This is an optimization exercise on Yosys and OpenROAD, whose aim is small area, a short achievable clock period and few clock cycles per item, not a production implementation.
Only simulation tests tie the RTL to the original design; equivalence was not proved.
Some runs may be left out. An edit can pass the tests and still lose a function that they never use.

==> design.v <==
module multiplierBlock #(
    parameter int WIDTH = 16,
    parameter int N = 3
)(
    input  logic [N*WIDTH-1:0]   a,
    input  logic [N*WIDTH-1:0]   b,
    output logic [2*WIDTH-1:0]   dot
);
logic signed [WIDTH-1:0]   x [N];
logic signed [WIDTH-1:0]   y [N];
logic signed [2*WIDTH-1:0] p [N];
always_comb begin
    for (int k = 0; k < N; k++) begin
        x[k] = a[k*WIDTH +: WIDTH];
        y[k] = b[k*WIDTH +: WIDTH];
        p[k] = x[k] * y[k];
    end
    dot = p[0] + p[1] + p[2];
end
endmodule
module systolicArray #(
    parameter int WIDTH = 16,
    parameter int N = 3
) (
    input  logic [N*N*WIDTH-1:0]   matrixA,
    input  logic [N*N*WIDTH-1:0]   matrixB,
    output logic [N*N*2*WIDTH-1:0] product
);
genvar i, j;
generate
    for (i = 0; i < N; i = i + 1) begin : row_loop
        for (j = 0; j < N; j = j + 1) begin : col_loop
            multiplierBlock #(
                .WIDTH(WIDTH),
                .N(N)
            ) mb (
                .a   (matrixA[i*N*WIDTH +: N*WIDTH]),
                .b   ({matrixB[(2*N+j)*WIDTH +: WIDTH], matrixB[(1*N+j)*WIDTH +: WIDTH], matrixB[(0*N+j)*WIDTH +: WIDTH]}),
                .dot (product[(i*N+j)*2*WIDTH +: 2*WIDTH])
            );
        end
    end
endgenerate
endmodule
module dataOrchestrator;
endmodule
module matrixMultiplierSmall #(
    parameter int WIDTH = 16,
    parameter int N = 3
)(
    input  logic        clk,
    input  logic        rst_n,
    input  logic        start,
    input  logic [N*N*WIDTH-1:0] matrixA,
    input  logic [N*N*WIDTH-1:0] matrixB,
    output logic [N*N*2*WIDTH-1:0] resultMatrix,
    output logic        done
);
    logic [N*N*2*WIDTH-1:0] product;
    systolicArray #(
        .WIDTH(WIDTH),
        .N(N)
    ) systolicArr (
        .matrixA (matrixA),
        .matrixB (matrixB),
        .product (product)
    );
    always_ff @(posedge clk) begin
        done <= start & rst_n;
        if (start)
            resultMatrix <= product;
    end
endmodule
==> run.sh <==
#!/bin/bash
# synth_recipe.tcl (not shown) runs the flow's synth.tcl, then flattens the netlist and writes it again
# the make line also repeats each setting of config.mk as NAME=value (left out here)
make -C /OpenROAD-flow-scripts/flow DESIGN_CONFIG=/design/flow/config.mk WORK_HOME=/design/flow/orfs CLKGATE_MAP_FILE= SYNTH_SCRIPT=/design/flow/synth_recipe.tcl finish
==> config.mk <==
export PLATFORM = sky130hd
export DESIGN_NAME = matrixMultiplierSmall
export DESIGN_NICKNAME = matrixMultiplierSmall
export VERILOG_FILES = /design/flow/design.v
export SDC_FILE = /design/flow/constraint.sdc
export NUM_CORES = 4
export LEC_CHECK = 0
export CAP_MARGIN = 20
export CORE_MARGIN = 2
export CORE_UTILIZATION = 40
export PLACE_DENSITY = 0.6
export SLEW_MARGIN = 20
==> constraint.sdc <==
create_clock -name core_clock -period 8.0 [get_ports {clk}]
set_input_delay 1.6000 -clock core_clock [delete_from_list [all_inputs] [get_ports {clk}]]
set_output_delay 1.6000 -clock core_clock [all_outputs]
set_load 0.01 [all_outputs]
Run 1, signal wires by layer:
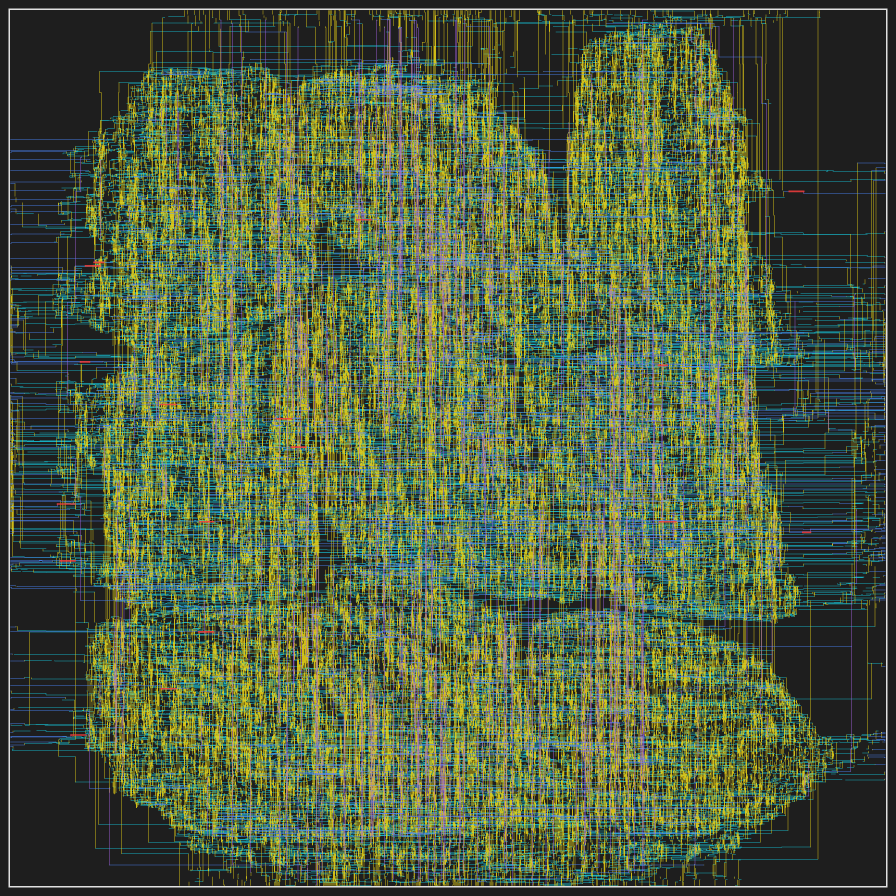
[yellow] metal 2 | wire length: 422 mm
[blue] metal 3 | wire length: 68.0 mm
[cyan] metal 1 | wire length: 364 mm
[red] metal 5 | wire length: 217 um
[purple] metal 4 | wire length: 52.8 mm

Run 1, the whole layout, all layers:
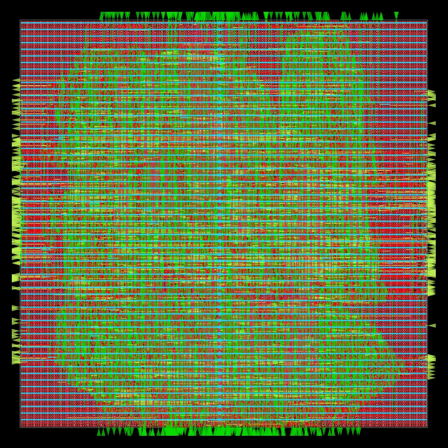
Boundary Pins: 580
die area: 0.7026 sq mm
fin cells: 41.36k
Die Ht: 838.2 um

==> summary.md, run 1 <==
| Metric | Value |
|---|---|
| Status | finished with violations |
| Failed Checks | negative setup slack |
| GR met1 Demand/Resource | 34.72% |
| Max stage delay cell, worst path | fa_1 |
| Core outline area | 0.6938 sq mm |
| Xor/xnor cell area share of the yosys netlist | 1.803% |
| Final sequential cell count | 289 |
| Grt ovf | 0 |
| Count of multi-input gates | 18.30k |
| Routability Congestion | 0.9287 |
| Slowest stage delay, CP | 570 ps |
| Most common cell after layout, fill and taps aside | inv_1 |
| Gr busiest metal | met2 |
| CTS tree | yes |
| Synth area leaders | fa_1 (58%), inv_1 (13%), ha_1 (7.9%) |
| Ratio of final minimum period to clock period | 109.7% |
| Clock-cell share of area | 0.4507% |
| 1st-pass router iterations | 8 |
| Compound-cell area share of the yosys netlist | 1.408% |
| Final core occ | 47.62% |
| Worst Setup EP | resultMatrix[158]$_DFFE_PP_ |
| Critical path class | in -> reg |
| HP Class | in -> reg |
| Largest regs | resultMatrix x288, done x1 |
| Design area | 0.3304 sq mm |
| Met3 wire len | 68030 um |
| Largest Register | resultMatrix |
| Synth Register Bits | 289 |
| Site row count | 306 |
| Vias | 198.0k |
| DP HPWL | 796300 um |
| Via density | 4.787 |
| Tap cells | 9240 |
| Routed wire length | 906300 um |
| Final ANT Viol Nets | 0 |
| Clock slew at reported path FFs | 60 ps |
| Worst Path Required | 8580 ps |
| CTS Buf Count | 45 |
| Endpoint class of the critical path | register |
| Die X | 838.2 um |
| Async set-reset flop share out of synthesis | 0% |
| Register area share after synthesis | 3.114% |
| Cells after Synth | 29.43k |
| CTS HTree Levels | 2 |
| Multi-input combinational area share | 70.71% |
| Met1 WL | 363500 um |
| Final hold viol count | 0 |
| Critical Path AT | 9350 ps |
| Multi-input logic area | 0.2336 sq mm |
| Simple logic cell fraction of the synthesized area | 12.97% |
| Most frequent cells in the layout | inv_1 (9242), fa_1 (7854), nand2_1 (3479), and2_1 (2902), buf_4 (2636) |
| First-pass GRT wire length | 1390000 um |
| Setup_tns | -46180 ps |
| Hold path depth | 1 |
| Dpl cells | 40.85k |
| Crit start category | primary input |
| Layout cells sized above 1 | 14.77% |
| Worst setup margin | -774.8 ps |
| Yosys top cell area share | 58.15% |
| Non-Clock Buffer Area Fraction | 11.97% |
| Most used cell along the critical path | fa_1 |
| Main synth FF type | edfxtp_1 |
| Metal2 WL | 421800 um |
| FMAX | 114.0 MHz |
| Worst Hold End | resultMatrix[84]$_DFFE_PP_ |
| Maxcap violations | 0 |
| PostCTS Resize Cnt | 1001 |
| Most common cell in the synthesized netlist | inv_1 |
| WL/cell | 21.92 um |
| Nonclk buf count | 3958 |
| Avg Synthesized Cell Area | 9.457 sq um |
| Post-synthesis mux area share | 0.003596% |
| Signal inverters | 9400 |
| Placement Cell Area | 0.3197 sq mm |
| Max Used Layer | met5 |
| Minimum clock period | 8775 ps |
| Post-route DRC | 0 |
| All-Layer GR Usage | 26.52% |
| Top delay family on crit path | adder cells |
| Initial Util | 40.12% |
| Area growth, synth to finish | 18.69% |
| Initial antenna violation count | 140 |
| Crit Path Max Fanout | 9 |
| Final setup vio count | 141 |
| Number of enable flip-flop cells after synthesis | 288 |
| Worst Tran Pin Value | 1117 ps |
| RSZ-0062 raised after global routing | yes |
| Post-synth top cells | inv_1 (9397), fa_1 (8085), nand2_1 (3578), and2_1 (2985), ha_1 (1764) |
| Cell taking the most area after synthesis | fa_1 |
| Largest class | multi-input gates |
| Slew Limit Fails | 0 |
| Vias in the first global route | 222.7k |
| Seq area share | 2.624% |
| Crit path buffers/inverters | 7 |
| Number of diodes | 83 |
| Main combinational cell family by area after synthesis | adder cells |
| Bufs on Longest Clock Path | 3 |
| Crit. Startpoint | matrixB[115] |
| Hold buffers post-CTS | 0 |
| Pin count of the biggest net entering global routing | 81 |
| Setup bufs post-CTS | 236 |
| WP depth | 28 |
| Min-delay src | start |
| Hold WS | 1183 ps |
| CTS sink cnt | 289 |
| Dpl ws | -2095 ps |
| GRT met3 Usage | 4.906% |
| Synthesized cell area | 0.2783 sq mm |
| Max transition margin | 25.30% |
| Max reg flops | 288 |
| Clkbuf count | 47 |
| Nets | 42.14k |
| CTS Root Cell | clkbuf_16 |
| Distinct cells, synth | 79 |
| Synth Area in Adders | 66.08% |
| FILL cells | 65.00k |
| Starting DRT DRC Count | 12.16k |
| Yosys synthesis warning count | 5 |
| Storage element area | 0.008668 sq mm |
| Met2 Use GR | 43.02% |
Testbench counts for the RTL of run 1, summed over its fixed seeds: cycles 1,608, items 1,600.
Run 1, nets reached from selected ports:
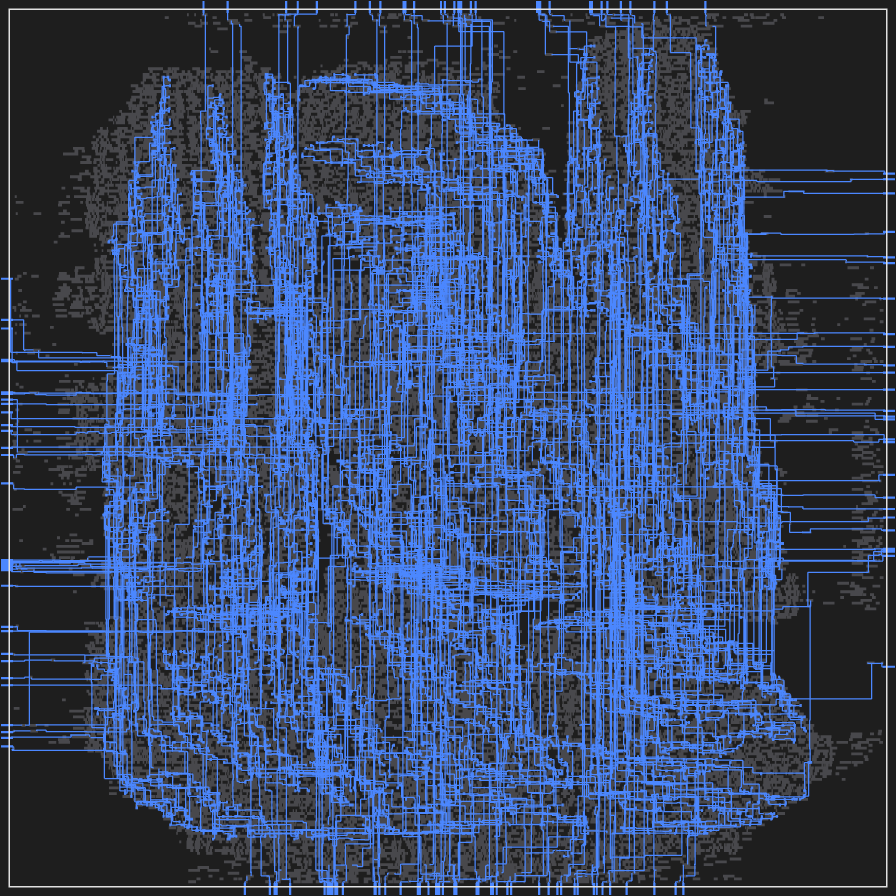
[blue] matrixA | bits: 144 | direction: input | end cells: 6912 | buffers: 1190 | wire: 216 mm
Buffers on Ports: 579

Run 1, metal 2:
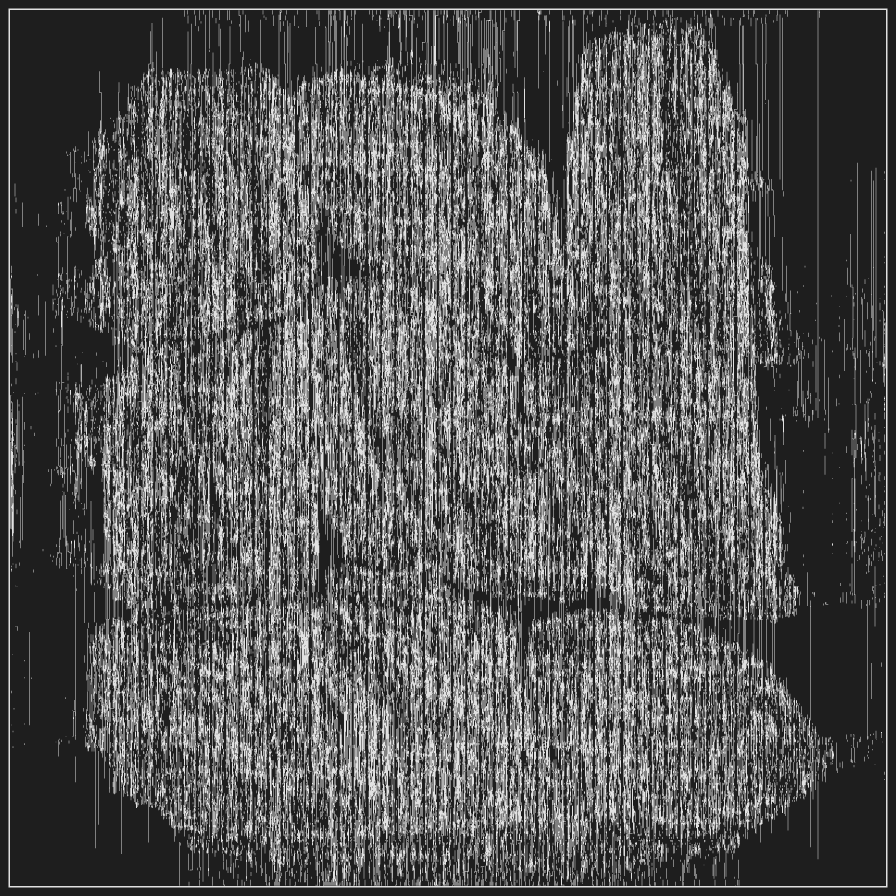

## Run 2: large edit since run 1, in outline
design.v: 73 -> 2871 lines; modules unchanged: 2
  multiplierBlock: edited, 20 -> 2751 lines
  boothEnc: new, 8 lines
  boothXor: new, 6 lines
  boothSel: new, 6 lines
  boothSelN: new, 6 lines
  fullAdder: new, 7 lines
  halfAdder: new, 7 lines
  halfAdderOne: new, 7 lines
  systolicArray: edited, 24 -> 44 lines
==> module boothEnc as of run 2 <==
module boothEnc (
    input  logic b2, b1, b0,
    output logic one, two, neg
);
assign one = b1 ^ b0;
assign two = (b2 & ~b1 & ~b0) | (~b2 & b1 & b0);
assign neg = b2 & ~(b1 & b0);
endmodule
==> module halfAdderOne as of run 2 <==
module halfAdderOne (
    input  logic x, y,
    output logic s, c
);
assign s = ~(x ^ y);
assign c = x | y;
endmodule
==> module systolicArray as of run 2 <==
module systolicArray #(
    parameter int WIDTH = 16,
    parameter int N = 3
) (
    input  logic [N*N*WIDTH-1:0]   matrixA,
    input  logic [N*N*WIDTH-1:0]   matrixB,
    output logic [N*N*2*WIDTH-1:0] product
);
localparam int D = WIDTH / 2;    
logic [N*N*D-1:0] one, two, neg, b2;
genvar i, j, k, d;
generate
    for (k = 0; k < N; k = k + 1) begin : enc_row
        for (j = 0; j < N; j = j + 1) begin : enc_col
            for (d = 0; d < D; d = d + 1) begin : enc_digit
                assign b2[(k*N+j)*D + d] = matrixB[(k*N+j)*WIDTH + 2*d + 1];
                boothEnc be (
                    .b2  (matrixB[(k*N+j)*WIDTH + 2*d + 1]),
                    .b1  (matrixB[(k*N+j)*WIDTH + 2*d]),
                    .b0  (d == 0 ? 1'b0 : matrixB[(k*N+j)*WIDTH + 2*d - 1]),
                    .one (one[(k*N+j)*D + d]),
                    .two (two[(k*N+j)*D + d]),
                    .neg (neg[(k*N+j)*D + d])
                );
            end
        end
    end
    for (i = 0; i < N; i = i + 1) begin : row_loop
        for (j = 0; j < N; j = j + 1) begin : col_loop
            multiplierBlock #(
                .WIDTH(WIDTH),
                .N(N)
            ) mb (
                .a   (matrixA[i*N*WIDTH +: N*WIDTH]),
                .one ({one[(2*N+j)*D +: D], one[(1*N+j)*D +: D], one[(0*N+j)*D +: D]}),
                .two ({two[(2*N+j)*D +: D], two[(1*N+j)*D +: D], two[(0*N+j)*D +: D]}),
                .neg ({neg[(2*N+j)*D +: D], neg[(1*N+j)*D +: D], neg[(0*N+j)*D +: D]}),
                .b2  ({b2[(2*N+j)*D +: D], b2[(1*N+j)*D +: D], b2[(0*N+j)*D +: D]}),
                .dot (product[(i*N+j)*2*WIDTH +: 2*WIDTH])
            );
        end
    end
endgenerate
endmodule
==> module boothSel as of run 2 <==
module boothSel (
    input  logic one, two, x, y,
    output logic p
);
assign p = (one & x) | (two & y);
endmodule
==> module halfAdder as of run 2 <==
module halfAdder (
    input  logic x, y,
    output logic s, c
);
assign s = x ^ y;
assign c = x & y;
endmodule
==> module boothSelN as of run 2 <==
module boothSelN (
    input  logic one, two, x, y,
    output logic p
);
assign p = ~((one & x) | (two & y));
endmodule
==> module boothXor as of run 2 <==
module boothXor (
    input  logic a, neg,
    output logic t
);
assign t = a ^ neg;
endmodule
==> module fullAdder as of run 2 <==
module fullAdder (
    input  logic x, y, z,
    output logic s, c
);
assign s = x ^ y ^ z;
assign c = (x & y) | (x & z) | (y & z);
endmodule
--- a/config.mk
+++ b/config.mk
@@ -11,2 +11,3 @@
 export PLACE_DENSITY = 0.6
 export SLEW_MARGIN = 20
+export SYNTH_HIERARCHICAL = 1
Run 2, metal 2:
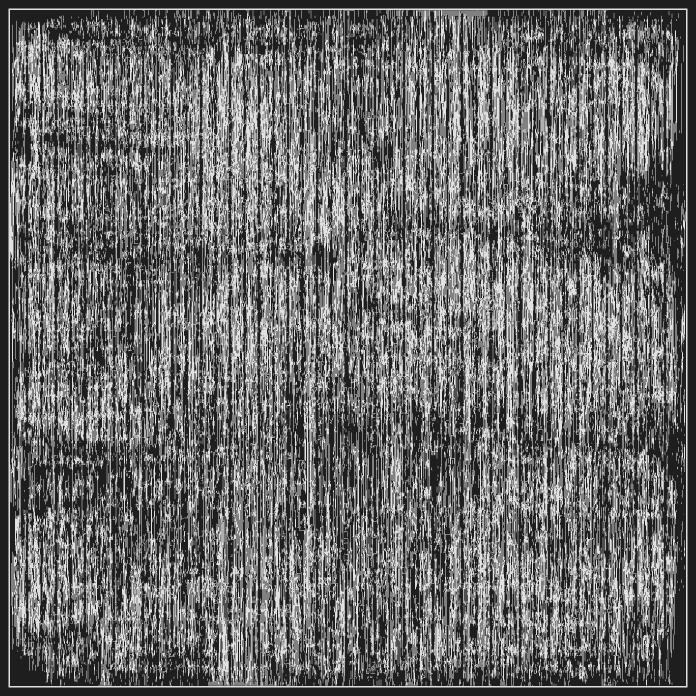
share of all routed wire: 35%
longest straight run: 247 um
nets with wire on the layer: 20189
routed wire length: 1001000 um
vias: 155.0k
met2 Use GR: 57.54%

==> run 2 against run 1 <==
Net effect: still fails the layout checks on negative setup slack; via count decreased by 22%; global-route usage increased by 22 points; die area decreased by 43%; utilization increased by 6.6 points; critical path depth decreased by 4; sequential share of layout area increased by 1.4 points; worst hold slack improved by 81 ps.
==> summary.md, run 2 <==
| Metric | Value |
|---|---|
| Cells after Synth | 13.29k |
| Routability Congestion | 1.138 |
| Yosys synthesis warning count | 7 |
| Failed Checks | negative setup slack |
| First-pass GRT wire length | 1321000 um |
| PostCTS Resize Cnt | 153 |
| Synth Register Bits | 289 |
| Max reg flops | 288 |
| Distinct cells, synth | 51 |
| Main combinational cell family by area after synthesis | adder cells |
| CTS tree | yes |
| Crit start category | primary input |
| Clock slew at reported path FFs | 80 ps |
| Avg Synthesized Cell Area | 11.90 sq um |
| Nonclk buf count | 4745 |
| Hold buffers post-CTS | 0 |
| Cell taking the most area after synthesis | fa_1 |
| Status | finished with violations |
| WP depth | 24 |
| Async set-reset flop share out of synthesis | 0% |
| Compound-cell area share of the yosys netlist | 24.87% |
| Die X | 632.6 um |
| Worst Path Required | 8580 ps |
| Top delay family on crit path | adder cells |
| Setup_tns | -480.1 ps |
| Final hold viol count | 0 |
| Pin count of the biggest net entering global routing | 103 |
| HP Class | in -> reg |
| CTS Buf Count | 45 |
| Vias in the first global route | 150.0k |
| Gr busiest metal | met1 |
| Seq area share | 4.073% |
| Final setup vio count | 15 |
| DP HPWL | 861300 um |
| 1st-pass router iterations | 9 |
| Dpl cells | 23.12k |
| Largest class | multi-input gates |
| Crit path buffers/inverters | 7 |
| Worst setup margin | -129.8 ps |
| Bufs on Longest Clock Path | 3 |
| Placement Cell Area | 0.2074 sq mm |
| Yosys top cell area share | 42.29% |
| Most frequent cells in the layout | buf_4 (3598), xor2_1 (3548), a22o_1 (3440), fa_1 (3213), buf_12 (581) |
| Starting DRT DRC Count | 26.10k |
| Critical Path AT | 8710 ps |
| Largest Register | resultMatrix |
| Design area | 0.2128 sq mm |
| Final sequential cell count | 289 |
| Critical path class | in -> reg |
| Worst Setup EP | resultMatrix[113]$_DFFE_PP_ |
| Most common cell after layout, fill and taps aside | buf_4 |
| Max transition margin | 26.18% |
| Setup bufs post-CTS | 48 |
| Max stage delay cell, worst path | fa_2 |
| Slew Limit Fails | 0 |
| CTS HTree Levels | 2 |
| Nets | 22.13k |
| Largest regs | resultMatrix x288, done x1 |
| Signal inverters | 99 |
| CTS Root Cell | clkbuf_16 |
| Post-synthesis mux area share | 0.06412% |
| Worst Hold End | resultMatrix[84]$_DFFE_PP_ |
| Slowest stage delay, CP | 660 ps |
| Clkbuf count | 51 |
| Hold path depth | 1 |
| Min-delay src | start |
| Site row count | 230 |
| Met3 wire len | 169700 um |
| Number of diodes | 98 |
| Synthesized cell area | 0.1581 sq mm |
| Register area share after synthesis | 5.484% |
| Hold WS | 1264 ps |
| Storage element area | 0.008668 sq mm |
| Final core occ | 54.18% |
| Boundary Pins | 580 |
| Count of multi-input gates | 12.86k |
| Clock-cell share of area | 0.7319% |
| RSZ-0062 raised after global routing | yes |
| Number of enable flip-flop cells after synthesis | 288 |
| Post-route DRC | 0 |
| Layout cells sized above 1 | 28.94% |
| Simple logic cell fraction of the synthesized area | 2.669% |
| Grt ovf | 0 |
| FMAX | 123.0 MHz |
| Final ANT Viol Nets | 0 |
| Multi-input logic area | 0.1516 sq mm |
| Non-Clock Buffer Area Fraction | 20.61% |
| FILL cells | 35.24k |
| Endpoint class of the critical path | register |
| Multi-input combinational area share | 71.23% |
Testbench counts for the RTL of run 2, summed over its fixed seeds: cycles 1,608, items 1,600.
Run 2, signal wires by layer:
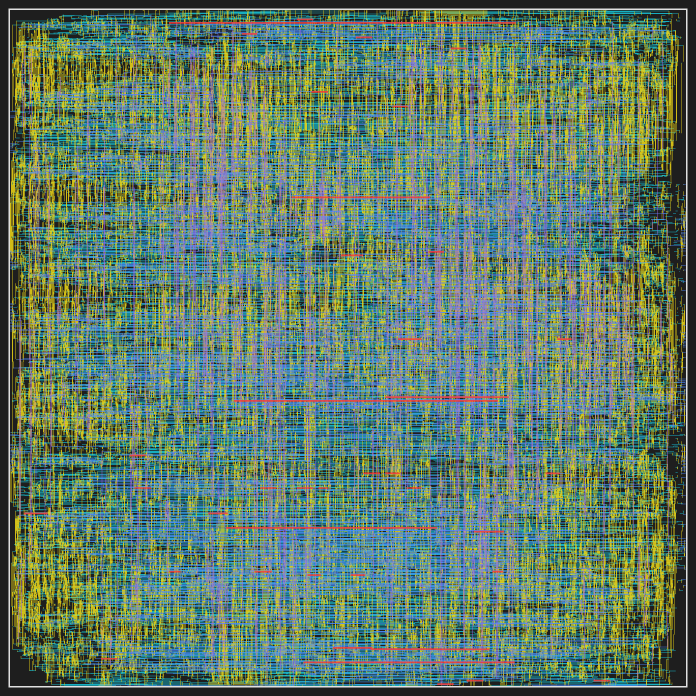
[red] metal 5 | wire length: 1780 um
[purple] metal 4 | wire length: 60.6 mm
[blue] metal 3 | wire length: 170 mm
[cyan] metal 1 | wire length: 421 mm
[yellow] metal 2 | wire length: 348 mm
All-Layer GR Usage: 48.95%
WL/cell: 42.77 um

[port drivers added, routing unchanged]
How much do the figures lean on ideal ports? The routed layouts below were timed once more, with nothing changed but the port constraints. Step 1 sets driving cells, clkbuf_16 on the clock port and buf_2 on the other inputs (assumed; they add their load-dependent delay and slew). Step 2 times the ports against the registers' clock, not the clock port: input delays grow and output delays shrink by t, the midpoint of the rising clock arrivals with the driver on. Slacks: ideal ports / drivers / drivers and shift; pairs: ideal ports / drivers.
run | t (ns) | slack for setup (ns) | slew at the worst register clock pin (ns)
run 1 | 0.935 | -0.775 / -0.876 / -1.812 | 0.09 / 0.09
run 2 | 0.890 | -0.130 / -0.131 / -1.021 | 0.08 / 0.08
For run 1, which loses most, drivers alone change the setup slack by -0.101 ns; drivers and shift together by -1.037 ns.
